Background: an optimization exercise with open tools, aiming at a short achievable clock period and few clock cycles. Do not read the settings as production practice.
In this exercise RTL edits were held to simulation tests only and were not proved equivalent to the original.
The series may have gaps, and a smaller design here may also do less where the tests do not look.

File: flow/config.mk
export PLATFORM = sky130hd
export DESIGN_NAME = custom_cpu
export DESIGN_NICKNAME = custom_cpu
export VERILOG_FILES = /design/flow/design.v
export SDC_FILE = /design/flow/constraint.sdc
export NUM_CORES = 4
export LEC_CHECK = 0
export CAP_MARGIN = 20
export CORE_MARGIN = 2
export CORE_UTILIZATION = 30
export PLACE_DENSITY = 0.5
export SLEW_MARGIN = 20
File: flow/run.sh
#!/bin/bash
# synth_recipe.tcl (not shown) runs the flow's synth.tcl, then flattens the netlist and writes it again
# the make line also repeats each setting of config.mk as NAME=value (left out here)
make -C /OpenROAD-flow-scripts/flow DESIGN_CONFIG=/design/flow/config.mk WORK_HOME=/design/flow/orfs CLKGATE_MAP_FILE= SYNTH_SCRIPT=/design/flow/synth_recipe.tcl finish
File: flow/constraint.sdc
create_clock -name core_clock -period 10.0 [get_ports {clk}]
set_input_delay 2.0000 -clock core_clock [delete_from_list [all_inputs] [get_ports {clk}]]
set_output_delay 2.0000 -clock core_clock [all_outputs]
set_load 0.01 [all_outputs]
File: flow/design.v
`timescale 10 ns / 1 ns
module alu(
	input  [32 - 1:0]  A,
	input  [32 - 1:0]  B,
	input  [              2:0]  ALUop,
	output                      Overflow,
	output                      CarryOut,
	output                      Zero,
	output [32 - 1:0]  Result
);
	localparam AND = 3'b111, OR = 3'b110, ADD = 3'b000, SUB = 3'b001, SLT = 3'b010, XOR = 3'b100, NOR = 3'b101, SLTU = 3'b011;
	wire [32 - 1:0] A_switched, B_switched, res_sum, res_and, res_or, res_xor, res_nor;
	wire cin, cout;
	wire A_sign, B_sign, sum_sign;   
	wire opAND, opOR, opADD, opSUB, opSLT, opXOR, opNOR, opSLTU;
	assign { cout,res_sum } = A_switched + B_switched + cin;
	assign { opAND,opOR,opADD,opSUB,opSLT,opXOR,opNOR,opSLTU } = { ALUop == AND,ALUop == OR,ALUop == ADD,ALUop == SUB,ALUop == SLT,ALUop == XOR,ALUop == NOR,ALUop == SLTU };
	assign Zero = ~|Result;
	assign A_switched = (opSLT ? { ~A_sign,A[32 - 2:0] } : A);   
	assign B_switched = (opSUB || opSLTU ? ~B : (opSLT ? ~{ ~B_sign,B[32 - 2:0] } : B));
	assign cin = (opSUB || opSLT || opSLTU ? 1'b1 : 1'b0);
	assign res_and = A & B;
	assign res_or = A | B;
	assign res_xor = A ^ B;
	assign res_nor = ~res_or;
	assign A_sign = A[32 - 1];
	assign B_sign = B[32 - 1];
	assign sum_sign = res_sum[32 - 1];
	assign Overflow = (A_sign == B_switched[32 - 1] && A_sign != sum_sign);
	assign CarryOut = (opADD && cout) || (opSUB && ~cout);
	assign Result = (
		{32{opAND}} & res_and |
		{32{opOR}} & res_or |
		{32{opXOR}} & res_xor |
		{32{opNOR}} & res_nor |
		{32{opADD || opSUB}} & res_sum |
		{32{opSLT || opSLTU}} & { 31'd0,~cout }
	);
endmodule
`timescale 10 ns / 1 ns
module shifter (
	input  signed [32 - 1:0] A,
	input  [              4:0] B,
	input  [              1:0] Shiftop,
	output [32 - 1:0] Result
);
	parameter LL = 2'b00, RL = 2'b10, RA = 2'b11;
	assign Result = (
		$signed({32{Shiftop == LL}}) & (A << B) |
		$signed({32{Shiftop == RL}}) & (A >> B) |
		$signed({32{Shiftop == RA}}) & (A >>> B)
	);
endmodule
`timescale 10 ns / 1 ns
module reg_file(
	input                       clk,
	input  [5 - 1:0]  waddr,
	input  [5 - 1:0]  raddr1,
	input  [5 - 1:0]  raddr2,
	input                       wen,
	input  [32 - 1:0]  wdata,
	output [32 - 1:0]  rdata1,
	output [32 - 1:0]  rdata2
);
	reg [32 - 1:0] rf [31:0];
	always @ (posedge clk) begin
		if (wen != 0 && waddr != 0)
			rf[waddr] <= wdata;
	end
	assign rdata1 = (raddr1 == 0 ? 32'd0 : rf[raddr1]);
	assign rdata2 = (raddr2 == 0 ? 32'd0 : rf[raddr2]);
endmodule
module multiplier(
	input [31:0] A,
	input [31:0] B,
	output [2 * 31 + 1:0] P,
	input clk,
	input rst,
	output done
);
	localparam s_ADD = 3'b001,
		s_SFT = 3'b010,
		s_DNE = 3'b100;
	localparam DW = 5'd31,    
		ZEROy = 5'd0,
		ZEROd = 33'd0;
	reg [4:0] ymr;
	reg [31 + 1:0] ACC, AX, Q;
	reg [2:0] current_state, next_state;
	always @ (posedge clk) begin
		if (rst)
			if (B[0] == 1'b0)
				current_state <= s_SFT;
			else
				current_state <= s_ADD;
		else
			current_state <= next_state;
	end
	always @ (*) begin
		case (current_state)
		s_ADD:
			if (ymr == ZEROy)
				next_state = s_DNE;
			else
				next_state = s_SFT;
		s_SFT:
			if (ymr == ZEROy)
				next_state = s_DNE;
			else if (Q[2] == Q[1])
				next_state = s_SFT;
			else	 
				next_state = s_ADD;
		default:	 
			next_state = s_DNE;
		endcase
	end
	always @ (posedge clk) begin
		if (rst)
			ymr <= DW;
		else if (current_state == s_SFT)  
			ymr <= ymr - 1;
	end
	always @ (posedge clk) begin
		if (rst)
			AX <= { A[31],A };
	end
	always @ (posedge clk) begin
		if (rst)
			ACC <= ZEROd;
		else if (current_state == s_ADD)
			ACC <= ACC + (Q[1] ? ~AX : AX) + Q[1];
		else if (current_state == s_SFT && ymr != ZEROy)
			ACC <= { ACC[31 + 1],ACC[31 + 1:1] };
	end
	always @ (posedge clk) begin
		if (rst)
			Q <= { B,1'd0 };
		else if (current_state == s_SFT && ymr != ZEROy)
			Q <= { ACC[0],Q[31 + 1:1] };
	end
	assign done = !rst && (current_state == s_DNE);
	assign P = { ACC,Q[31 + 1:2] };
endmodule
`timescale 10ns / 1ns
module custom_cpu(
	input         clk,
	input         rst,
	output reg [31:0] PC,
	output        Inst_Req_Valid,
	input         Inst_Req_Ready,
	input  [31:0] Instruction,
	input         Inst_Valid,
	output        Inst_Ready,
	output [31:0] Address,
	output        MemWrite,
	output [31:0] Write_data,
	output [ 3:0] Write_strb,
	output        MemRead,
	input         Mem_Req_Ready,
	input  [31:0] Read_data,
	input         Read_data_Valid,
	output        Read_data_Ready
);
	wire RF_wen;
	wire [31:0] RF_rdata1, RF_rdata2, RF_wdata;
	wire [4:0] RF_raddr1, RF_raddr2, RF_waddr;
	reg [31:0] RR1, RR2;
	reg [31:0] IR, PCs4;
	wire Rtype, Itype_CS, Itype_L, Itype_J, Stype, Utype, Btype, Jtype, Itype, MUL;
	wire SFTtype;	 
	wire [31:0] Imm;
	wire [6:0] Opcode, Funct7;
	wire [2:0] Funct3;
	wire [31:0] ALU_A, ALU_B, ALU_res;
	wire [2:0] ALUop;
	wire ALU_ZF, ALU_CF, ALU_OF;
	wire [31:0] SFT_A, SFT_B, SFT_res;
	wire [1:0] SFTop;
	wire [31:0] MULT_A, MULT_B;
	wire [63:0] MULT_res;
	wire MULT_rst, MULT_done;
	reg [31:0] ASR;	 
	reg [8:0] current_state, next_state;
	reg [31:0] MDR;	 
	wire [7:0] LoadB;
	wire [15:0] LoadH;
	localparam s_INIT = 9'h1, s_IF = 9'h2, s_IW = 9'h4,
		s_ID = 9'h8, s_EX = 9'h10, s_LD = 9'h20, s_RDW = 9'h40,
		s_ST = 9'h80, s_WB = 9'h100;
	localparam OC_auipc = 7'b0010111,
		OC_jal = 7'b1101111, OC_jalr = 7'b1100111;
	localparam ALU_ADD = 3'b000, ALU_SLT = 3'b010,
		ALU_SLTU = 3'b011, ALU_SUB = 3'b001;
	assign Rtype = (Opcode == 7'b0110011),
		Itype_CS = (Opcode == 7'b0010011),
		Itype_L = (Opcode == 7'b0000011),
		Itype_J = (Opcode == OC_jalr),
		Stype = (Opcode == 7'b0100011),
		Utype = ({ Opcode[6],Opcode[4:0] } == 6'b010111),
		Btype = (Opcode == 7'b1100011),
		Jtype = (Opcode == OC_jal);
	assign MUL = (Rtype && Funct3 == 3'd0 && Funct7 == 7'd1);
	assign Itype = Itype_CS || Itype_J || Itype_L;
	assign SFTtype = (Itype_CS || Rtype) && (Funct3[1:0] == 2'b01);
	assign Imm = {
 	IR[31],
 	(Utype ? IR[30:20] : {11{IR[31]}}),
 	(Utype || Jtype ? IR[19:12] : {8{IR[31]}}),
 	(Itype || Stype) & IR[31] |
			Btype & IR[7] |	Jtype & IR[20],
 	~{6{Utype}} & IR[30:25],
 	{4{Itype  || Jtype}} & IR[24:21] |
			{4{Stype || Btype}} & IR[11:8],
 		Itype & IR[20] | Stype & IR[7]
	};
	assign Opcode = IR[6:0];
	assign Funct3 = IR[14:12], Funct7 = IR[31:25];
	reg_file RF (
		.clk(clk), .waddr(RF_waddr), .wen(RF_wen), .wdata(RF_wdata),
		.raddr1(RF_raddr1), .raddr2(RF_raddr2), .rdata1(RF_rdata1), .rdata2(RF_rdata2)
	);
	alu ALU (
		.A(ALU_A), .B(ALU_B), .ALUop(ALUop), .Overflow(ALU_OF),
		.CarryOut(ALU_CF), .Zero(ALU_ZF), .Result(ALU_res)
	);
	shifter SFT (
		.A(SFT_A), .B(SFT_B), .Shiftop(SFTop), .Result(SFT_res)
	);
	multiplier MULT(
		.A(MULT_A), .B(MULT_B), .P(MULT_res),
		.clk(clk), .rst(MULT_rst), .done(MULT_done)
	);
	always @ (posedge clk)
		if (rst)
			current_state <= s_INIT;
		else
			current_state <= next_state;
	always @ (*) begin
		case (current_state)
		s_INIT:	 
			if (rst == 0)
				next_state = s_IF;
			else
				next_state = s_INIT;
		s_IF:	 
			if (Inst_Req_Ready)
				next_state = s_IW;
			else
				next_state = s_IF;
		s_IW:	 
			if (Inst_Valid)
				next_state = s_ID;
			else
				next_state = s_IW;
		s_ID:	 
			next_state = s_EX;
		s_EX:	 
			if (MUL && !MULT_done)
				next_state = s_EX;
			else if (Btype)
				next_state = s_IF;
			else if (Rtype || Itype_CS || Utype || Jtype || Itype_J)
				next_state = s_WB;
			else if (Itype_L)
				next_state = s_LD;
			else	 
				next_state = s_ST;
		s_ST:	 
			if (Mem_Req_Ready)
				next_state = s_IF;
			else
				next_state = s_ST;
		s_LD:	 
			if (Mem_Req_Ready)
				next_state = s_RDW;
			else
				next_state = s_LD;
		s_RDW:	 
			if (Read_data_Valid)
				next_state = s_WB;
			else
				next_state = s_RDW;
		s_WB:	 
			next_state = s_IF;
		default:
			next_state = s_INIT;
		endcase
	end
	always @ (posedge clk) begin
		if (rst)
			PC <= 32'd0;
		else if (current_state == s_IF && Inst_Req_Ready)
			PC <= ALU_res;	 
		else if (current_state == s_EX) begin
			if (Btype && (Funct3[2] ^ Funct3[0] ^ ALU_ZF)
				|| Jtype || Itype_J)
				PC <= { ASR[31:1],1'd0 };
		end
	end
	always @ (posedge clk) begin
		if (current_state == s_IF && Inst_Req_Ready)
			PCs4 <= PC;
	end
	always @ (posedge clk) begin
		if (current_state == s_IW && Inst_Valid)
			IR <= Instruction;
	end
	always @ (posedge clk) begin
		if (current_state == s_ID)
			RR1 <= RF_rdata1;
	end
	always @ (posedge clk) begin
		if (current_state == s_ID)
			RR2 <= RF_rdata2;
	end
	always @ (posedge clk) begin
		if (current_state == s_EX && SFTtype)
			ASR <= SFT_res;
		else if (current_state == s_EX && Utype)
			ASR <= (Opcode == OC_auipc ?
				ALU_res : Imm
			);	 
		else if (current_state == s_EX && MUL && MULT_done)
			ASR <= MULT_res[31:0];	 
		else if (current_state == s_EX ||
			current_state == s_ID && (Btype || Jtype || Itype_J))
			ASR <= ALU_res;
	end
	always @ (posedge clk) begin
		if (current_state == s_RDW && Read_data_Valid)
			MDR <= Read_data;
		else if (current_state == s_EX && Stype)
			MDR <= (
				{32{Funct3[1:0] == 2'b00}} & (RR2 << { ALU_res[1:0],3'd0 }) |
				{32{Funct3[1:0] == 2'b01}} & (RR2 << { ALU_res[1],4'd0 }) |
				{32{Funct3[1:0] == 2'b10}} & RR2
			);
	end
	assign ALU_A = (
		{32{current_state == s_IF}} & PC |
		{32{current_state == s_ID}} &
			(Itype_J ? RF_rdata1 : PCs4) |
		{32{current_state == s_EX}} & (Jtype || Itype_J || Utype ? PCs4 : RR1)
	);
	assign ALU_B = (
		{32{current_state == s_IF}} & 32'd4 |
		{32{current_state == s_ID}} & Imm |
		{32{current_state == s_EX}} & (
			{32{Rtype || Btype}} & RR2 |
			{32{Itype_CS || Itype_L || Stype || Utype}} & Imm |
			{32{Jtype || Itype_J}} & 32'd4
		)
	);
	assign ALUop = (
		{3{current_state == s_IF || current_state == s_ID}} & ALU_ADD |
		{3{current_state == s_EX}} & (
			{3{Rtype}} & (Funct3 | { 2'd0,Funct7[5] }) |
			{3{Itype_CS}} & Funct3 |
			{3{Itype_L || Stype || Utype || Jtype || Itype_J}} & ALU_ADD |
			{3{Btype}} & { 1'd0,Funct3[2],~(Funct3[2] ^ Funct3[1]) }
		)
	);
	assign SFT_A = {32{current_state == s_EX}} & RR1,
		SFT_B = {5{current_state == s_EX}} & (
		{5{Rtype}} & RR2[4:0] |
		{5{Itype_CS}} & Imm[4:0]
	);
	assign SFTop = { Funct3[2],Funct7[5] };
	assign MULT_A = {32{current_state == s_ID}} & RF_rdata1,
		MULT_B = {32{current_state == s_ID}} & RF_rdata2;
	assign MULT_rst = (current_state == s_ID && MUL);
	assign RF_raddr1 = IR[19:15],
		RF_raddr2 = IR[24:20],
		RF_waddr = IR[11:7];
	assign RF_wen = (
		current_state == s_WB && 
			(Rtype || Itype || Utype || Jtype)
	);
	assign RF_wdata = (
		{32{Rtype || Itype_CS || Utype || Jtype || Itype_J}} & ASR |
		{32{Itype_L}} & (
			{32{Funct3[1:0] == 2'b00}} &
				{ (Funct3[2] ? 24'd0 : {24{LoadB[7]}}),LoadB } |
			{32{Funct3[1:0] == 2'b01}} &
				{ (Funct3[2] ? 16'd0 : {24{LoadH[15]}}),LoadH } |
			{32{Funct3[1:0] == 2'b10}} & MDR
		)
	);
	assign LoadB = MDR[{ ASR[1:0],3'd0 } +: 8],
		LoadH = MDR[{ ASR[1],4'd0 } +: 16];
	assign MemRead = (current_state == s_LD),
		MemWrite = (current_state == s_ST);
	assign Inst_Req_Valid = (current_state == s_IF),
		Inst_Ready = (current_state == s_IW || current_state == s_INIT),
		Read_data_Ready = (current_state == s_RDW || current_state == s_INIT);
	assign Address = { ASR[31:2],2'd0 };
	assign Write_data = MDR,
		Write_strb = (
			{4{Funct3[1:0] == 2'b00}} & (4'd1 << ASR[1:0]) |
			{4{Funct3[1:0] == 2'b01}} & (4'd3 << { ASR[1],1'd0 }) |
			{4{Funct3[1:0] == 2'b10}} & 4'd15
		);
endmodule
==> results_dict.tcl, run 1 <==
set metrics [dict create \
    grt_pass1_wl_um 430500 \
    die_h_um 504.7 \
    crit_required_ns 10.64 \
    cts_max_level 4 \
    start_util 0.3022 \
    fin_hold_ws_ns 0.4871 \
    yosysSeqAreaShare 0.5356 \
    setup_viol_count_final 0 \
    cts_setup_buffers 0 \
    antenna_left 0 \
    cts_resized 0 \
    hold_viol 0 \
    synth_edf_count 1280 \
    yosys_warnings 4 \
    dr.pass1.iters 9 \
    drc 0 \
    synth_flop_cell "edfxtp_1" \
    grt_max_degree 87 \
    status "finished clean" \
    fin_crit_ns 9.027 \
    max-slew-margin-rel 0.07933 \
    drt_iter0_drc 7767 \
    ys_ff_latch 1372 \
    dp_hpwl_um 208900 \
    dieArea_um2 254700 \
    placed_cell_area_um2 81600 \
    netlist_instances 5342 \
    worst_ep_arrival_time_ns 9.67 \
    fin_crit_sh 0.9027 \
    syn-cell-area_um2 75210 \
    cp-start-kind "flip-flop" \
    max_stage_delay_ns 0.82 \
    fmax_ghz 0.1108 \
    gp_congestion 0.9973 \
    crit_path_end_kind "flip-flop" \
    path_clk_slew_ns 0.06 \
    clock_sinks 1372 \
    grt_pass1_vias 51590 \
    crit_slowest_cell "nor3_1" \
    slew_viol_final 0 \
    gr-total-overflow 0 \
    io_pins 175 \
    numPortBuffers 172 \
    worstHoldPathType "reg2reg" \
    critical_path.cell_chain "buf_12 -> buf_4 -> buf_4 -> mux4_2 -> mux4_2 -> mux2i_1 -> nor2_1 -> mux2_2 -> a221o_1 -> ha_1 -> and2_1 -> nand3_1 -> o211ai_1 -> nor2_1 -> a21oi_1 -> a311oi_1 -> nor3_1 -> nand3_1 -> or4_1 -> or3_1 -> o211ai_4 -> buf_12 -> nor3b_1 -> nor4_2" \
    syn_avg_cell_area_um2 14.08 \
    synthArstFlopShare 0 \
    drive_above_1_share 0.2344 \
    via_per_inst 5.995 \
    antenna_found_initial 21 \
    n_fill_cell 23920 \
    fin_tns_setup_ns 0 \
    maxCapViolations 0 \
    synth.distinct_cells 95 \
    cts_tree "built" \
    fin_area_um2 86860 \
    clock_skew_ns 0.06596 \
    worstMarginPinSlew_ns 1.381 \
    critPathMaxFanout 49 \
    cts_buffers 154 \
    worstSkewPairLatency_ns 0.85 \
    ctsHoldBuffers 0 \
    clk_path_buf_depth 3 \
]
Testbench counts for the RTL of run 1, summed over its fixed seeds: cycles 505,439.
[run 1: synthesized netlist by cell type, types with 31 or more instances]
cell | n | area, um^2
a22oi_1 | 31 | 232.7
nand2_1 | 357 | 1340
a21o_1 | 49 | 367.9
buf_4 | 40 | 300.3
o21ai_0 | 206 | 1031
nor2_1 | 392 | 1471
a31oi_1 | 31 | 193.9
o211ai_1 | 57 | 427.9
and2_1 | 46 | 287.8
nor2b_1 | 34 | 212.7
a32o_1 | 32 | 320.3
inv_1 | 104 | 390.4
nand3_1 | 107 | 535.5
a221oi_1 | 39 | 341.6
buf_1 | 80 | 300.3
a211oi_1 | 109 | 818.3
nor3b_1 | 45 | 337.8
dfxtp_1 | 92 | 1842
mux4_2 | 659 | 14840
xor2_1 | 67 | 586.8
clkbuf_1 | 301 | 1130
ha_1 | 127 | 1589
a22o_1 | 35 | 306.5
mux2i_1 | 111 | 1111
xnor2_1 | 45 | 394.1
a21oi_1 | 271 | 1356
nor3_1 | 109 | 545.5
mux2_2 | 59 | 664.4
edfxtp_1 | 1280 | 38440
a221o_1 | 36 | 360.4
[run 1: path summary, 6_finish.rpt]
kind                                   start           end  slack (ns)  depth (start not counted)
worst max-delay path               flip-flop         PC[1]        0.97                         24
worst max register to register     flip-flop         PC[1]        0.97                         24
worst min-delay path            MULT.ACC[32]  MULT.ACC[32]        0.49                          2
worst min register to register  MULT.ACC[32]  MULT.ACC[32]        0.49                          2
[run 1: critical path, delay by kind of cell (launching register included)]
| family | cells | cell delay [ns] |
|---|---|---|
| compound gates | 5 | 1.53 |
| flops | 1 | 0.76 |
| fa+ha+maj | 1 | 0.51 |
| simple gates | 10 | 3.12 |
| mux | 4 | 1.55 |
| buf+inv | 4 | 1.17 |
[run 1: sequential cells by signal, summed over array words and instances, names as in the netlist, named ones only]
name                cells
RR2                    32
MULT.AX                32
ASR                    32
PC                     32
RF.rf                1024
MULT.Q                 32
MDR                    32
PCs4                   32
RR1                    32
current_state           9
MULT.current_state      3
MULT.ymr                5
IR                     32
MULT.ACC               33
[run 1: metrics by stage]
stage | instances | setup slack (ns) | util
after detailed placement | 8630 | 1.296 | 0.3279
final | 8921 | 0.9734 | 0.3490
after CTS | 8909 | 1.223 | 0.3485
after floorplan | 5375 | 2.586 | -
after global placement | 8630 | 1.212 | 0.3277
after global routing | 8915 | 0.6466 | 0.3489
[run 1: cell families after synthesis]
family / after synthesis / synth area share
xor+xnor: 113 / 0.01326
mux: 829 / 0.2210
simple gates: 1247 / 0.07826
fa+ha+maj: 130 / 0.02193
buf+inv: 556 / 0.03058
other cells: 1 / 0.00004986
flops: 1372 / 0.5356
compound gates: 1094 / 0.09939
[run 1: final cells by class]
class,count,share of cell area
antenna,6,0.0001729
clock buffer,186,0.04670
clock inverter,93,0.01240
inverter,105,0.004581
multi-input combinational,3447,0.3844
sequential,1372,0.4642
tap,3330,0.04797
timing repair buffer,382,0.03964
[run 1: cell usage in the layout (no fill, tap or decap), types with 36 or more instances in the layout]
cell,count
nor3_1,101
nand3_1,107
nand2_1,356
o21ai_0,172
edfxtp_1,1280
clkbuf_16,156
and2_1,46
inv_1,103
a211oi_1,106
buf_4,195
ha_1,127
mux2i_1,111
nor2_1,352
dfxtp_1,82
mux2_2,59
clkdlybuf4s50_1,171
a21o_1,49
a221o_1,36
xor2_1,67
a21oi_1,270
o211ai_1,57
nor3b_1,44
xnor2_1,45
mux4_2,659
a221oi_1,39
[run 1: layer usage]
metal,part of all wire,up-vias,global-route usage,wire length (um)
met5,0.00029,-,0,91
met2,0.47,2978,0.3892,148300
met1,0.38,27980,0.3003,118600
met3,0.083,677,0.04976,26180
met4,0.068,14,0.1383,21410
li1,-,21840,-,-
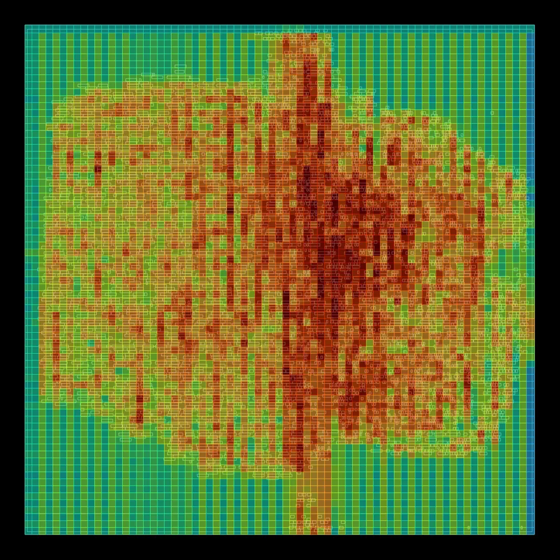
(run_1/final_congestion.png)
met1 Resource Use GR: 0.3003
All-Layer GR Usage: 0.2412

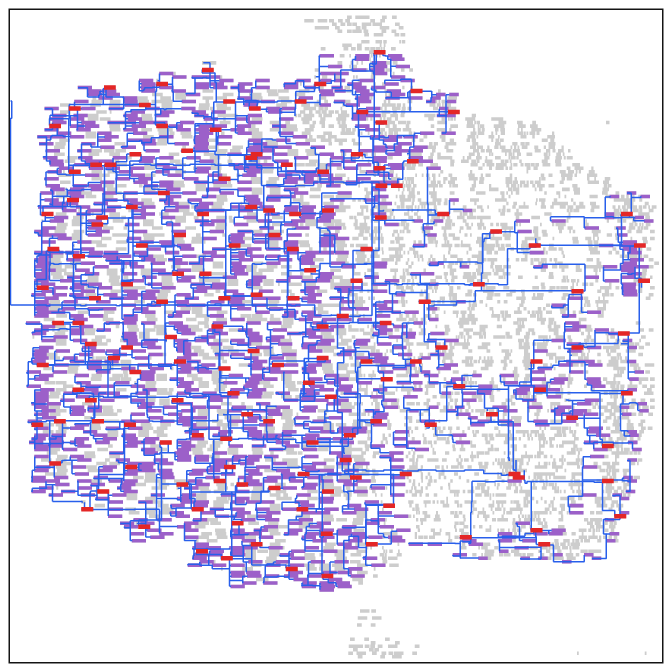
(run_1/clock_map.png)
- cells driving clock nets: red (count 154)
- flip-flops: purple (count 1372)
- clock wires: blue (length 19600 um)
- routed clock nets: 155

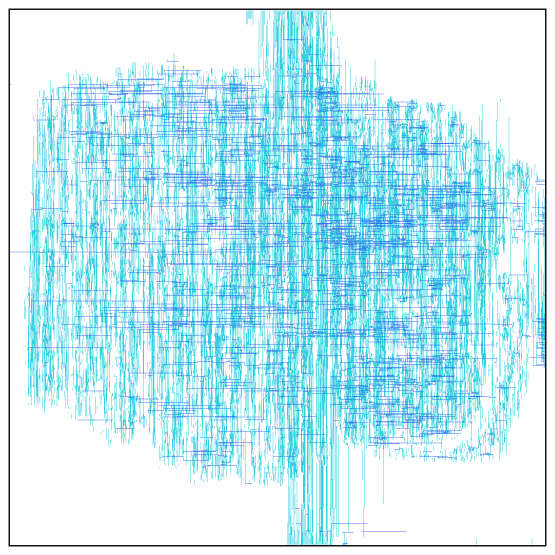
(run_1/metal_stack.png)
Two of the layers only.
- met3: blue (wire length 26.2 mm)
- met2: cyan (wire length 148 mm)
final WL: 314600 um
WL per Instance: 35.27 um
via count: 53490

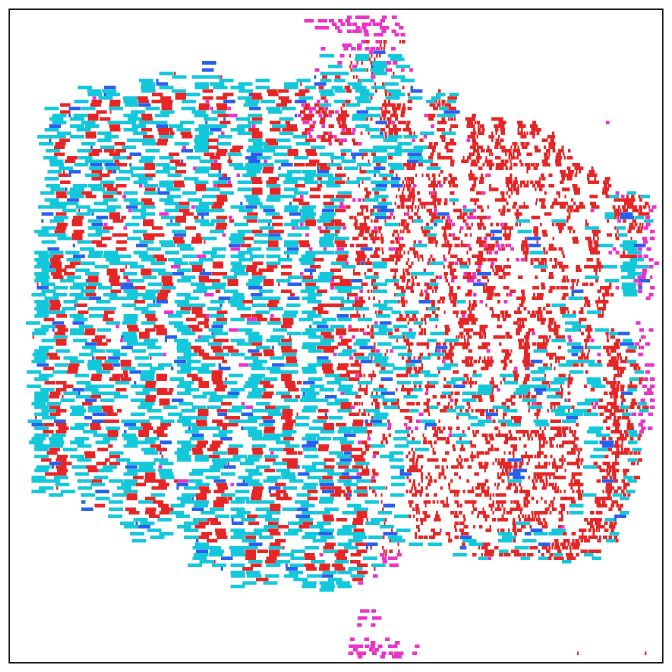
(run_1/cell_classes.png)
- all other logic: red (cells 3552; share of their area 41%)
- clock drivers and dummy loads: blue (cells 279; share of their area 6.2%)
- other buffers and delay cells: magenta (cells 382; share of their area 4.2%)
- flip-flops: cyan (cells 1372; share of their area 49%)
number of core rows: 183
core area: 248900 um^2
sequential cell area share: 0.4642
Final Util: 0.3490

--- run 2: outline of the changes from run 1 ---
flow/design.v: 403 -> 1517 lines; modules unchanged: 0
  alu: edited, 38 -> 38 lines
  shifter: edited, 13 -> 13 lines
  reg_file: edited, 18 -> 18 lines
  mul_pipe: new, 1133 lines
  custom_cpu: edited, 259 -> 311 lines
  removed: multiplier
==> module reg_file as of run 2 <==
module reg_file(
	input         clk,
	input  [4:0]  waddr,
	input  [4:0]  raddr1,
	input  [4:0]  raddr2,
	input         wen,
	input  [31:0] wdata,
	output [31:0] rdata1,
	output [31:0] rdata2
);
	reg [31:0] rf [31:1];
	always @ (posedge clk) begin
		if (wen && waddr != 5'd0)
			rf[waddr] <= wdata;
	end
	assign rdata1 = (raddr1 == 5'd0) ? 32'd0 : rf[raddr1];
	assign rdata2 = (raddr2 == 5'd0) ? 32'd0 : rf[raddr2];
endmodule
==> module shifter as of run 2 <==
module shifter (
	input  [31:0] A,
	input  [4:0]  B,
	input         op_sll,
	input         op_srl,
	input         op_sra,
	output [31:0] Result
);
	wire [31:0] sll = A << B;
	wire [31:0] srl = A >> B;
	wire [31:0] sra = $signed(A) >>> B;
	assign Result = ({32{op_sll}} & sll) | ({32{op_srl}} & srl) | ({32{op_sra}} & sra);
endmodule
==> module custom_cpu as of run 2 <==
module custom_cpu(
	input         clk,
	input         rst,
	output reg [31:0] PC,
	output        Inst_Req_Valid,
	input         Inst_Req_Ready,
	input  [31:0] Instruction,
	input         Inst_Valid,
	output        Inst_Ready,
	output [31:0] Address,
	output        MemWrite,
	output [31:0] Write_data,
	output [ 3:0] Write_strb,
	output        MemRead,
	input         Mem_Req_Ready,
	input  [31:0] Read_data,
	input         Read_data_Valid,
	output        Read_data_Ready
);
	reg         run_r, ird_r, rdr_r;
	reg         pend, pend_kill;
	reg  [31:0] pend_pc, pend_ptgt;
	reg         pend_pt;
	reg         sk_v, sk_pt;
	reg  [31:0] sk_inst, sk_pc, sk_ptgt;
	reg         d_v, d_pt;
	reg  [31:0] d_inst, d_pc, d_ptgt;
	reg         e_v, e_pt, e_tok;
	reg  [31:0] e_pc4, e_tgt, e_rv1, e_rv2, e_imm, e_pre;
	reg  [3:0]  e_s1, e_s2;      
	reg         e_useimm;
	reg         e_add, e_sub, e_slt, e_sltu, e_xor, e_or, e_and, e_sll, e_srl, e_sra, e_pres;
	reg         e_ld, e_st, e_mul, e_br, e_jal, e_jalr, e_wen;
	reg  [2:0]  e_f3;
	reg  [4:0]  e_rd;
	reg  [31:0] e_pc;
	reg         m_v, m_ld, m_mul, m_wen, mrd_q, mwr_q;
	reg  [31:0] m_res, m_sdata;
	reg  [3:0]  m_strb;
	reg  [2:0]  m_f3;
	reg  [4:0]  m_rd;
	reg         w_v, w_ld, w_wen;
	reg  [31:0] w_res;
	reg  [2:0]  w_f3;
	reg  [4:0]  w_rd;
	reg         x_v, x_wen;
	reg  [31:0] x_res;
	reg  [4:0]  x_rd;
	wire stall_ldw = w_v & w_ld & ~Read_data_Valid;      
	wire stall_mem = (mrd_q | mwr_q) & ~Mem_Req_Ready;   
	wire frz_W = stall_ldw;
	wire frz_M = stall_ldw | stall_mem;                  
	reg  [15:0] btb_v;
	reg  [7:0]  btb_tag [0:15];
	reg  [31:0] btb_tgt [0:15];
	reg  [1:0]  btb_cnt [0:15];
	wire [3:0]  f_idx = PC[5:2];
	wire        f_hit = btb_v[f_idx] && (btb_tag[f_idx] == PC[13:6]);
	wire        f_pt = f_hit && btb_cnt[f_idx][1];
	wire [31:0] f_pnext = f_pt ? btb_tgt[f_idx] : PC + 32'd4;
	wire [6:0] d_op = d_inst[6:0];
	wire [2:0] d_f3 = d_inst[14:12];
	wire [4:0] d_rs1 = d_inst[19:15], d_rs2 = d_inst[24:20], d_rdn = d_inst[11:7];
	wire d_lui   = (d_op[6:2] == 5'b01101);
	wire d_auipc = (d_op[6:2] == 5'b00101);
	wire d_jal   = (d_op[6:2] == 5'b11011);
	wire d_jalr  = (d_op[6:2] == 5'b11001);
	wire d_br    = (d_op[6:2] == 5'b11000);
	wire d_ld    = (d_op[6:2] == 5'b00000);
	wire d_st    = (d_op[6:2] == 5'b01000);
	wire d_opi   = (d_op[6:2] == 5'b00100);
	wire d_opr   = (d_op[6:2] == 5'b01100);
	wire d_mul   = d_opr & d_inst[25];
	wire d_alu   = d_opi | (d_opr & ~d_inst[25]);
	wire [31:0] immI = {{20{d_inst[31]}}, d_inst[31:20]};
	wire [31:0] immS = {{20{d_inst[31]}}, d_inst[31:25], d_inst[11:7]};
	wire [31:0] immB = {{19{d_inst[31]}}, d_inst[31], d_inst[7], d_inst[30:25], d_inst[11:8], 1'b0};
	wire [31:0] immU = {d_inst[31:12], 12'd0};
	wire [31:0] immJ = {{11{d_inst[31]}}, d_inst[31], d_inst[19:12], d_inst[20], d_inst[30:21], 1'b0};
	wire [31:0] d_padd = d_pc + (d_jal ? immJ : (d_auipc ? immU : immB));
	wire [31:0] d_pc4 = d_pc + 32'd4;
	wire [31:0] d_pre = d_lui ? immU : (d_auipc ? d_padd : d_pc4);
	wire        d_use1 = ~(d_lui | d_auipc | d_jal);
	wire        d_use2 = d_opr | d_st | d_br;
	wire        d_wen = (d_lui | d_auipc | d_jal | d_jalr | d_ld | d_opi | d_opr) & (d_rdn != 5'd0);
	wire d_sttaken = d_jal | (d_br & (d_inst[31] | (d_f3 == 3'b001)));
	wire [31:0] rf_r1, rf_r2;
	reg_file RF (
		.clk(clk), .waddr(x_rd), .wen(x_v & x_wen), .wdata(x_res),
		.raddr1(d_rs1), .raddr2(d_rs2), .rdata1(rf_r1), .rdata2(rf_r2)
	);
	wire [31:0] d_rv1 = (x_v & x_wen & (x_rd == d_rs1)) ? x_res : rf_r1;
	wire [31:0] d_rv2 = (x_v & x_wen & (x_rd == d_rs2)) ? x_res : rf_r2;
	wire d1M = e_v & e_wen & (e_rd == d_rs1);
	wire d1W = m_v & m_wen & (m_rd == d_rs1);
	wire d1X = w_v & w_wen & (w_rd == d_rs1);
	wire d2M = e_v & e_wen & (e_rd == d_rs2);
	wire d2W = m_v & m_wen & (m_rd == d_rs2);
	wire d2X = w_v & w_wen & (w_rd == d_rs2);
	wire [3:0] d_s1 = d1M ? 4'b0001 : d1W ? 4'b0010 : d1X ? 4'b0100 : 4'b1000;
	wire [3:0] d_s2 = d2M ? 4'b0001 : d2W ? 4'b0010 : d2X ? 4'b0100 : 4'b1000;
	wire hz = d_v & (
		((e_ld | e_mul) & ((d_use1 & d1M) | (d_use2 & d2M))) |
		(m_ld & ((d_use1 & d1W) | (d_use2 & d2W))));
	wire [31:0] fa = ({32{e_s1[0]}} & m_res) | ({32{e_s1[1]}} & w_res) |
		({32{e_s1[2]}} & x_res) | ({32{e_s1[3]}} & e_rv1);
	wire [31:0] fb = ({32{e_s2[0]}} & m_res) | ({32{e_s2[1]}} & w_res) |
		({32{e_s2[2]}} & x_res) | ({32{e_s2[3]}} & e_rv2);
	wire [31:0] e_sum, e_res;
	wire        e_cond;
	alu ALU (
		.A(fa), .B(fb), .Imm(e_imm), .use_imm(e_useimm),
		.op_add(e_add), .op_sub(e_sub), .op_slt(e_slt), .op_sltu(e_sltu),
		.op_xor(e_xor), .op_or(e_or), .op_and(e_and),
		.op_sll(e_sll), .op_srl(e_srl), .op_sra(e_sra),
		.op_pre(e_pres), .Pre(e_pre), .br_f3(e_f3),
		.Sum(e_sum), .Cond(e_cond), .Result(e_res)
	);
	wire        e_taken = e_jal | (e_br & e_cond);
	wire        e_mis = e_v & (e_jalr |
		((e_br | e_jal) ? ((e_taken ^ e_pt) | (e_taken & ~e_tok)) : e_pt));
	wire [31:0] e_npc = e_jalr ? {e_sum[31:1], 1'b0} : (e_taken ? e_tgt : e_pc4);
	wire [31:0] mul_p;
	mul_pipe MULT (.clk(clk), .en(~frz_M), .a(fa), .b(fb), .p(mul_p));
	wire d_redir = d_v & ~d_pt & d_sttaken & ~e_mis;
	wire redir = e_mis | d_redir;
	wire [31:0] redir_pc = e_mis ? e_npc : d_padd;
	wire req_fire  = run_r & Inst_Req_Ready;
	wire resp_fire = pend & Inst_Valid & ird_r;
	wire resp_ok   = resp_fire & ~pend_kill & ~redir;
	wire d_adv  = ~frz_M & ~hz;           
	wire d_take = ~d_v | d_adv;           
	wire sk_v_n = rst ? 1'b0 :
		redir ? 1'b0 :
		sk_v ? ~d_take :
		(resp_ok & ~d_take);
	always @ (posedge clk) begin
		if (rst) begin
			run_r <= 1'b0;
			rdr_r <= 1'b0;
			ird_r <= 1'b0;
			pend <= 1'b0;
			pend_kill <= 1'b0;
			PC <= 32'd0;
		end else begin
			run_r <= 1'b1;
			rdr_r <= 1'b1;
			ird_r <= ~sk_v_n;
			if (redir)
				PC <= redir_pc;
			else if (req_fire)
				PC <= f_pnext;
			if (req_fire) begin
				pend <= 1'b1;
				pend_kill <= redir;
			end else if (resp_fire)
				pend <= 1'b0;
			else if (redir)
				pend_kill <= 1'b1;
		end
		if (req_fire) begin
			pend_pc <= PC;
			pend_pt <= f_pt;
			pend_ptgt <= f_pnext;
		end
	end
	always @ (posedge clk) begin
		sk_v <= sk_v_n;
		if (~sk_v) begin
			sk_inst <= Instruction;
			sk_pc <= pend_pc;
			sk_pt <= pend_pt;
			sk_ptgt <= pend_ptgt;
		end
	end
	always @ (posedge clk) begin
		if (rst)
			d_v <= 1'b0;
		else if (e_mis)
			d_v <= 1'b0;
		else if (d_take)
			d_v <= ~d_redir & (sk_v | resp_ok);
		if (d_take) begin
			d_inst <= sk_v ? sk_inst : Instruction;
			d_pc <= sk_v ? sk_pc : pend_pc;
			d_pt <= sk_v ? sk_pt : pend_pt;
			d_ptgt <= sk_v ? sk_ptgt : pend_ptgt;
		end else if (d_redir) begin
			d_pt <= 1'b1;
			d_ptgt <= d_padd;
		end
	end
	always @ (posedge clk) begin
		if (rst)
			e_v <= 1'b0;
		else if (~frz_M)
			e_v <= d_v & ~hz & ~e_mis;
		if (frz_M) begin
			e_rv1 <= fa;
			e_rv2 <= fb;
			e_s1 <= 4'b1000;
			e_s2 <= 4'b1000;
		end else begin
			e_rv1 <= d_rv1;
			e_rv2 <= d_rv2;
			e_s1 <= d_s1;
			e_s2 <= d_s2;
			e_pc <= d_pc;
			e_pc4 <= d_pc4;
			e_tgt <= d_padd;
			e_pt <= d_pt | d_redir;
			e_tok <= d_redir | (d_ptgt == d_padd);
			e_imm <= d_st ? immS : immI;
			e_useimm <= ~d_opr & ~d_br;
			e_pre <= d_pre;
			e_add <= (d_alu & (d_f3 == 3'b000) & ~(d_opr & d_inst[30])) | d_ld | d_st;
			e_sub <= d_opr & ~d_inst[25] & (d_f3 == 3'b000) & d_inst[30];
			e_slt <= d_alu & (d_f3 == 3'b010);
			e_sltu <= d_alu & (d_f3 == 3'b011);
			e_xor <= d_alu & (d_f3 == 3'b100);
			e_or <= d_alu & (d_f3 == 3'b110);
			e_and <= d_alu & (d_f3 == 3'b111);
			e_sll <= d_alu & (d_f3 == 3'b001);
			e_srl <= d_alu & (d_f3 == 3'b101) & ~d_inst[30];
			e_sra <= d_alu & (d_f3 == 3'b101) & d_inst[30];
			e_pres <= d_lui | d_auipc | d_jal | d_jalr;
			e_ld <= d_ld;
			e_st <= d_st;
			e_mul <= d_mul;
			e_br <= d_br;
			e_jal <= d_jal;
			e_jalr <= d_jalr;
			e_wen <= d_wen;
			e_f3 <= d_f3;
			e_rd <= d_rdn;
		end
	end
	wire [3:0] u_idx = e_pc[5:2];
	wire       u_hit = btb_v[u_idx] && (btb_tag[u_idx] == e_pc[13:6]);
	wire [1:0] u_cnt = btb_cnt[u_idx];
	always @ (posedge clk) begin
		if (rst)
			btb_v <= 16'd0;
		else if (e_v & (e_br | e_jal) & ~frz_M & e_taken)
			btb_v[u_idx] <= 1'b1;
		if (e_v & (e_br | e_jal) & ~frz_M) begin
			if (e_taken) begin
				btb_tag[u_idx] <= e_pc[13:6];
				btb_tgt[u_idx] <= e_tgt;
				btb_cnt[u_idx] <= ~u_hit ? 2'b10 : (u_cnt == 2'b11 ? 2'b11 : u_cnt + 2'b01);
			end else if (u_hit)
				btb_cnt[u_idx] <= (u_cnt == 2'b00) ? 2'b00 : u_cnt - 2'b01;
		end
	end
	always @ (posedge clk) begin
		if (rst) begin
			m_v <= 1'b0;
			mrd_q <= 1'b0;
			mwr_q <= 1'b0;
		end else if (~frz_M) begin
			m_v <= e_v;
			mrd_q <= e_v & e_ld;
			mwr_q <= e_v & e_st;
		end
		if (~frz_M) begin
			m_res <= e_res;
			m_ld <= e_ld;
			m_mul <= e_mul;
			m_wen <= e_wen;
			m_rd <= e_rd;
			m_f3 <= e_f3;
			m_sdata <= e_f3[1] ? fb : (e_f3[0] ? {2{fb[15:0]}} : {4{fb[7:0]}});
			m_strb <= e_f3[1] ? 4'b1111 :
				(e_f3[0] ? (e_sum[1] ? 4'b1100 : 4'b0011) : (4'b0001 << e_sum[1:0]));
		end
	end
	assign MemRead = mrd_q;
	assign MemWrite = mwr_q;
	assign Address = m_res;
	assign Write_data = m_sdata;
	assign Write_strb = m_strb;
	always @ (posedge clk) begin
		if (rst)
			w_v <= 1'b0;
		else if (~frz_W)
			w_v <= m_v & ~frz_M;
		if (~frz_W) begin
			w_res <= m_mul ? mul_p : m_res;
			w_ld <= m_ld;
			w_wen <= m_wen;
			w_rd <= m_rd;
			w_f3 <= m_f3;
		end
	end
	wire [31:0] ld_sh = Read_data >> {w_res[1:0], 3'b000};
	wire [31:0] ld_al = w_f3[1] ? Read_data :
		(w_f3[0] ? {{16{ld_sh[15] & ~w_f3[2]}}, ld_sh[15:0]} :
		           {{24{ld_sh[7] & ~w_f3[2]}}, ld_sh[7:0]});
	always @ (posedge clk) begin
		if (rst)
			x_v <= 1'b0;
		else
			x_v <= w_v & ~frz_W;
		x_res <= w_ld ? ld_al : w_res;
		x_wen <= w_wen;
		x_rd <= w_rd;
	end
	assign Inst_Req_Valid = run_r;
	assign Inst_Ready = ird_r;
	assign Read_data_Ready = rdr_r;
endmodule
==> module alu as of run 2 <==
module alu(
	input  [31:0] A,
	input  [31:0] B,         
	input  [31:0] Imm,
	input         use_imm,
	input         op_add,    
	input         op_sub,
	input         op_slt,
	input         op_sltu,
	input         op_xor,
	input         op_or,
	input         op_and,
	input         op_sll,
	input         op_srl,
	input         op_sra,
	input         op_pre,    
	input  [31:0] Pre,
	input  [2:0]  br_f3,
	output [31:0] Sum,
	output        Cond,
	output [31:0] Result
);
	wire [31:0] ob = use_imm ? Imm : B;
	assign Sum = A + (op_sub ? ~ob : ob) + {31'd0, op_sub};
	wire eq  = (A == ob);
	wire lts = ($signed(A) < $signed(ob));
	wire ltu = (A < ob);
	assign Cond = (br_f3[2] ? (br_f3[1] ? ltu : lts) : eq) ^ br_f3[0];
	wire [31:0] sft;
	shifter SFT (.A(A), .B(ob[4:0]), .op_sll(op_sll), .op_srl(op_srl), .op_sra(op_sra), .Result(sft));
	assign Result = ({32{op_add | op_sub}} & Sum) |
		{31'd0, op_slt & lts} | {31'd0, op_sltu & ltu} |
		({32{op_xor}} & (A ^ ob)) |
		({32{op_or}} & (A | ob)) |
		({32{op_and}} & (A & ob)) |
		sft |
		({32{op_pre}} & Pre);
endmodule
--- a/flow/config.mk
+++ b/flow/config.mk
@@ -10,3 +10,4 @@
 export CORE_UTILIZATION = 30
 export PLACE_DENSITY = 0.5
+export SETUP_SLACK_MARGIN = 5
 export SLEW_MARGIN = 20
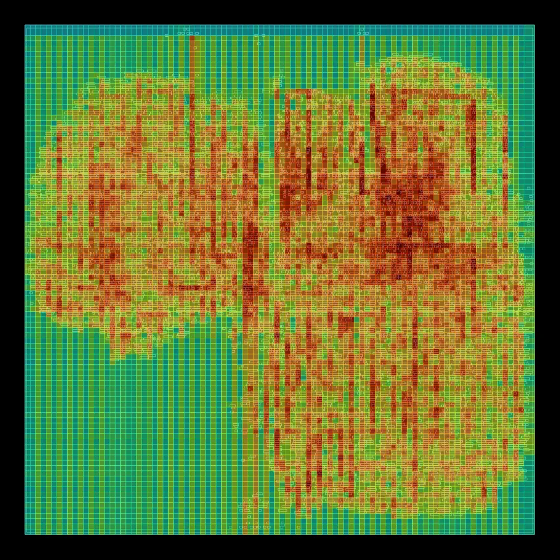
(run_2/final_congestion.png)
All-Layer GR Usage: 0.2165
WL per Instance: 32.52 um
Final Util: 0.3599

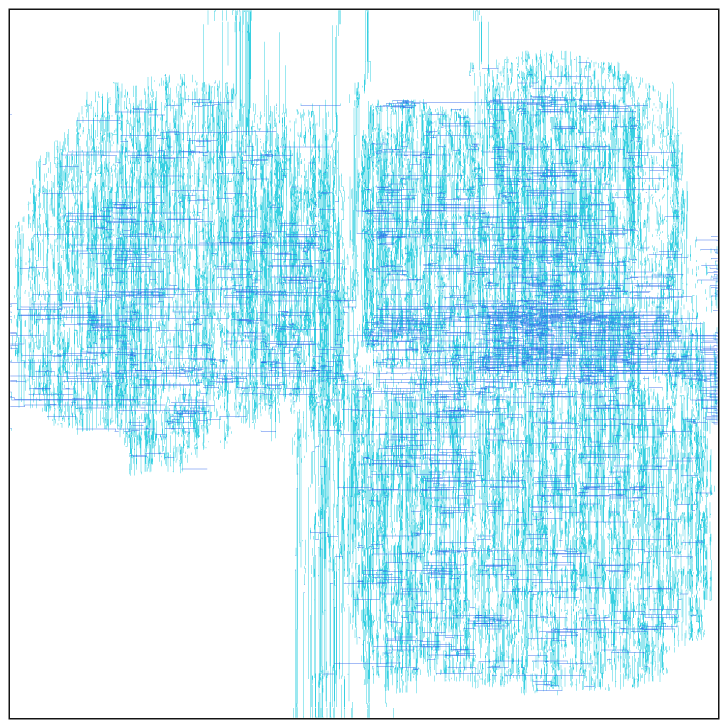
(run_2/metal_stack.png)
Two of the layers only.
- met2: cyan (wire length 231 mm)
- met3: blue (wire length 41.2 mm)

==> run 2 against run 1 <==
Register-to-register slack better by 3.9 ns. Clock skew rose by 0.053 ns. Non-clock buffer count rose by 326. Count of clock-buffer cells in the layout increased by 191. Global-route usage down 2.5 points.
==> results_dict.tcl, run 2 <==
set metrics [dict create \
    layout_commonest_cell "edfxtp_1" \
    reg_top3 "RF.rf: 992 flops, btb_tgt: 512 flops, btb_tag: 128 flops" \
    setup_viol_count_final 0 \
    synth_flop_cell "edfxtp_1" \
    core-area_um2 431200 \
    drc 0 \
    worstHoldPathType "reg2reg" \
    grt_pass1_vias 85590 \
    rows 241 \
    gr-total-overflow 0 \
    crit_path_end "btb_tgt[13][15]" \
    synth_top_cell_by_area "edfxtp_1" \
    yosysSeqAreaShare 0.5654 \
    clk_path_buf_depth 4 \
    netlist_instances 8958 \
    crit_path_end_kind "flip-flop" \
    dieArea_um2 438600 \
    antenna_found_initial 41 \
    cts_root_buf "clkbuf_16" \
    regMostFlops "RF.rf" \
    drive_above_1_share 0.2554 \
    dp.cells 14470 \
    vias 86250 \
    area_growth_pct 19.38 \
    cts_max_level 5 \
    die_h_um 662.3 \
    ff2ff_setup_slack_ns 4.86 \
    slew_viol_final 0 \
    fin_tns_setup_ns 0 \
    grt_pass1_wl_um 676000 \
    syn-cell-area_um2 130000 \
    synth.most_common_cell "edfxtp_1" \
    finalWirelength_um 497300 \
    path_clk_slew_ns 0.06 \
    numPortBuffers 172 \
    cts_tree "built" \
    synth_edf_count 2259 \
    dp_hpwl_um 310800 \
    synth_top_area_share 0.5218 \
    antenna_left 0 \
    r2r-start "e_s1[1]" \
    clock_skew_ns 0.1195 \
    cts_buffers 296 \
    grt_max_degree 139 \
    final_cell_mix "edfxtp_1, mux4_2, inv_1, nand2_1, a21oi_1" \
    fin_cells 15290 \
    worstSkewPairLatency_ns 0.95 \
    regToRegEndpoint "btb_tgt[13][15]" \
    n_fill_cell 40890 \
    hold_viol 0 \
    max-slew-margin-rel 0.1337 \
    critPathMaxFanout 32 \
    rsz0062_at_grt "yes" \
    gp_congestion 0.9289 \
    worst_ep_arrival_time_ns 5.74 \
    critical_path_class "reg2reg" \
    crit_required_ns 10.60 \
    synthArstFlopShare 0 \
    setup_slack_ns 4.862 \
    status "finished clean" \
    via_per_inst 5.640 \
    synthTopCellsByCount "edfxtp_1, mux4_2, clkbuf_1, nor2_1, inv_1" \
    cp-start-kind "flip-flop" \
    worstMarginPinSlew_ns 1.299 \
    largest_register_ffs 992 \
    drt_iter0_drc 10690 \
    yosys_warnings 3 \
    critical_path.startpoint "e_s1[1]" \
    fmax_ghz 0.1946 \
    synth.distinct_cells 94 \
    reg2reg_depth 20 \
    fin_nets 9832 \
    syn_avg_cell_area_um2 14.51 \
    fin_crit_ns 5.138 \
    start_util 0.3015 \
    io_pins 175 \
    die_w_um 662.3 \
    synth_area_leaders "edfxtp_1, mux4_2, dfxtp_1" \
    ys_ff_latch 2542 \
    fin_crit_sh 0.5138 \
    maxCapViolations 0 \
    dr.pass1.iters 6 \
    detailedPlace.worstSlack_ns 2.338 \
    clock_sinks 2542 \
]
Testbench counts for the RTL of run 2, summed over its fixed seeds: cycles 81,442.
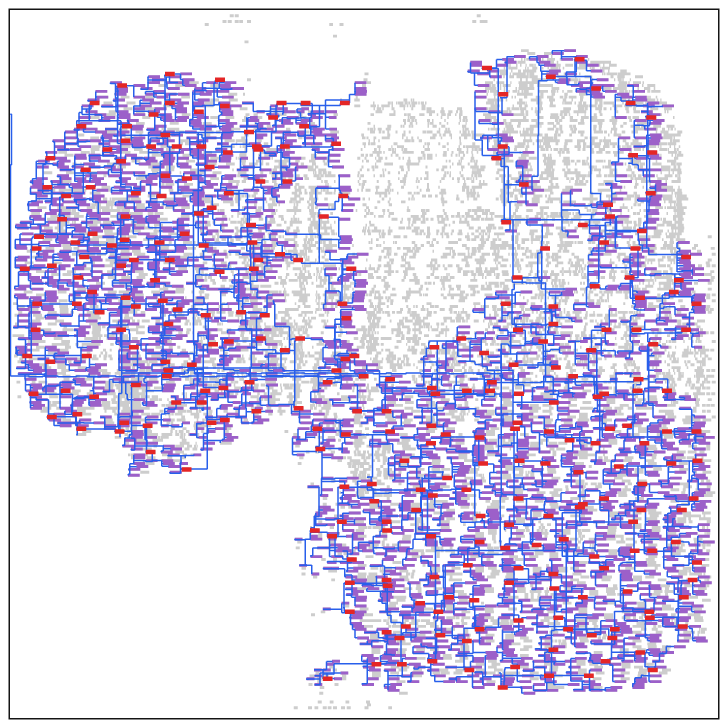
(run_2/clock_map.png)
- flip-flops: purple (count 2542)
- cells driving clock nets: red (count 296)
- clock wires: blue (length 34.8 mm)
- routed clock nets: 297
- flops lie: widely spread

[run 2: changes by cell type in the layout (fill, tap and decap cells not counted), sizes merged, moves of 161 or more]
cell | previous run | this run
mux2 | 59 | 245
xnor2 | 45 | 410
inv | 109 | 474
edfxtp | 1280 | 2259
buf | 208 | 492
dfxtp | 92 | 283
a22oi | 31 | 361
a21oi | 271 | 432
fa | 3 | 194
clkbuf | 189 | 418
[run 2: repair_timing]
action / in CTS / in global routing
endpoints found under the setup margin: 1103 / 870
hold buffers: 0 / 0
pin swaps: 63 / 123
gates resized for setup: 363 / 351
buffers inserted: 103 / 100
cloned: 15 / 57
[run 2: cells by family after synthesis]
logic type,after synthesis,synth area share
xor+xnor,556,0.03832
flops,2542,0.5654
compound gates,1745,0.09010
mux,1217,0.1736
simple gates,1352,0.04684
fa+ha+maj,434,0.05296
buf+inv,1112,0.03280
[run 2: layer usage]
metal / GRT usage / wire length (um) / vias to the layer above / part of all wire
met5: 0 / 31 / - / 0.000062
met3: 0.04054 / 41160 / 886 / 0.083
li1: - / - / 35610 / -
met4: 0.08530 / 22930 / 4 / 0.046
met2: 0.3465 / 231200 / 4267 / 0.46
met1: 0.2905 / 202000 / 45480 / 0.41
[run 2: worst min-delay path by stage]
stage / startpoint / to / slack (ns) / depth (start not counted)
CTS: w_wen / x_wen / 0.37 / 0
finish: w_rd[0] / x_rd[0] / 0.38 / 0
global route: w_rd[0] / x_rd[0] / 0.39 / 0
global placement: w_wen / x_wen / 0.36 / 0
detailed placement: w_wen / x_wen / 0.36 / 0
floorplan: w_wen / x_wen / 0.35 / 0
[run 2: critical path, stage by stage (launching register included)]
cell	delay [ns]
dfxtp_1	0.30
buf_4	0.27
a22o_1	0.29
a221oi_2	0.20
buf_6	0.18
clkinvlp_4	0.18
ha_4	0.29
or4_4	0.59
a31oi_4	0.20
o31ai_4	0.14
a21boi_2	0.18
a32oi_2	0.17
buf_4	0.17
mux2_4	0.26
nor2_4	0.09
nor2_4	0.34
nand2_4	0.16
buf_6	0.18
nor2_4	0.20
buf_12	0.20
clkbuf_16	0.19
[run 2: metrics by stage]
stage | util | hold slack [ns] | instance area (um^2)
6_report | 0.3599 | 0.3787 | 155200
5_1_grt | 0.3599 | 0.3902 | 155200
4_1_cts | 0.3513 | 0.3698 | 151500
3_5_place_dp | 0.3229 | 0.3565 | 139200
3_3_place_gp | 0.3228 | 0.3612 | 139200
2_1_floorplan | - | 0.3484 | 130300
[run 2: final cells by class]
cell class | instances | area (um^2) | share of cell area
clock inverters | 159 | 1503 | 0.009683
multi-input cells | 5311 | 55060 | 0.3548
well taps | 5710 | 7144 | 0.04604
flip-flops and latches | 2542 | 73590 | 0.4742
inverters | 470 | 1819 | 0.01172
diodes | 15 | 37.54 | 0.0002419
repair buffers | 708 | 8140 | 0.05246
clock buffers | 377 | 7885 | 0.05081

==> static timing again, ports no longer ideal <==
In the flow no input, the clock included, has a driving cell. The finished layouts below were timed again as built, in two steps.
Step 1 sets driving cells, clkbuf_16 on the clock port and buf_2 on the other inputs (assumed; they add their load-dependent delay and slew).
Step 2 also shifts input and output timing later by t, the mid clock arrival at the registers, as if the neighbouring blocks saw the same clock.
a / b / c = ideal ports / drivers / drivers and shift; a / b = the first two.
run	shift t [ns]	setup WS [ns]	worst data-port slew with drivers (ns)
run 1	0.901	0.973 / 0.973 / 0.973	0.09
run 2	1.003	4.862 / 4.862 / 4.215	0.25
After both steps every run listed still meets setup and hold. For run 2, which loses most, drivers alone change the setup slack by 0.000 ns; drivers and shift together by -0.647 ns.
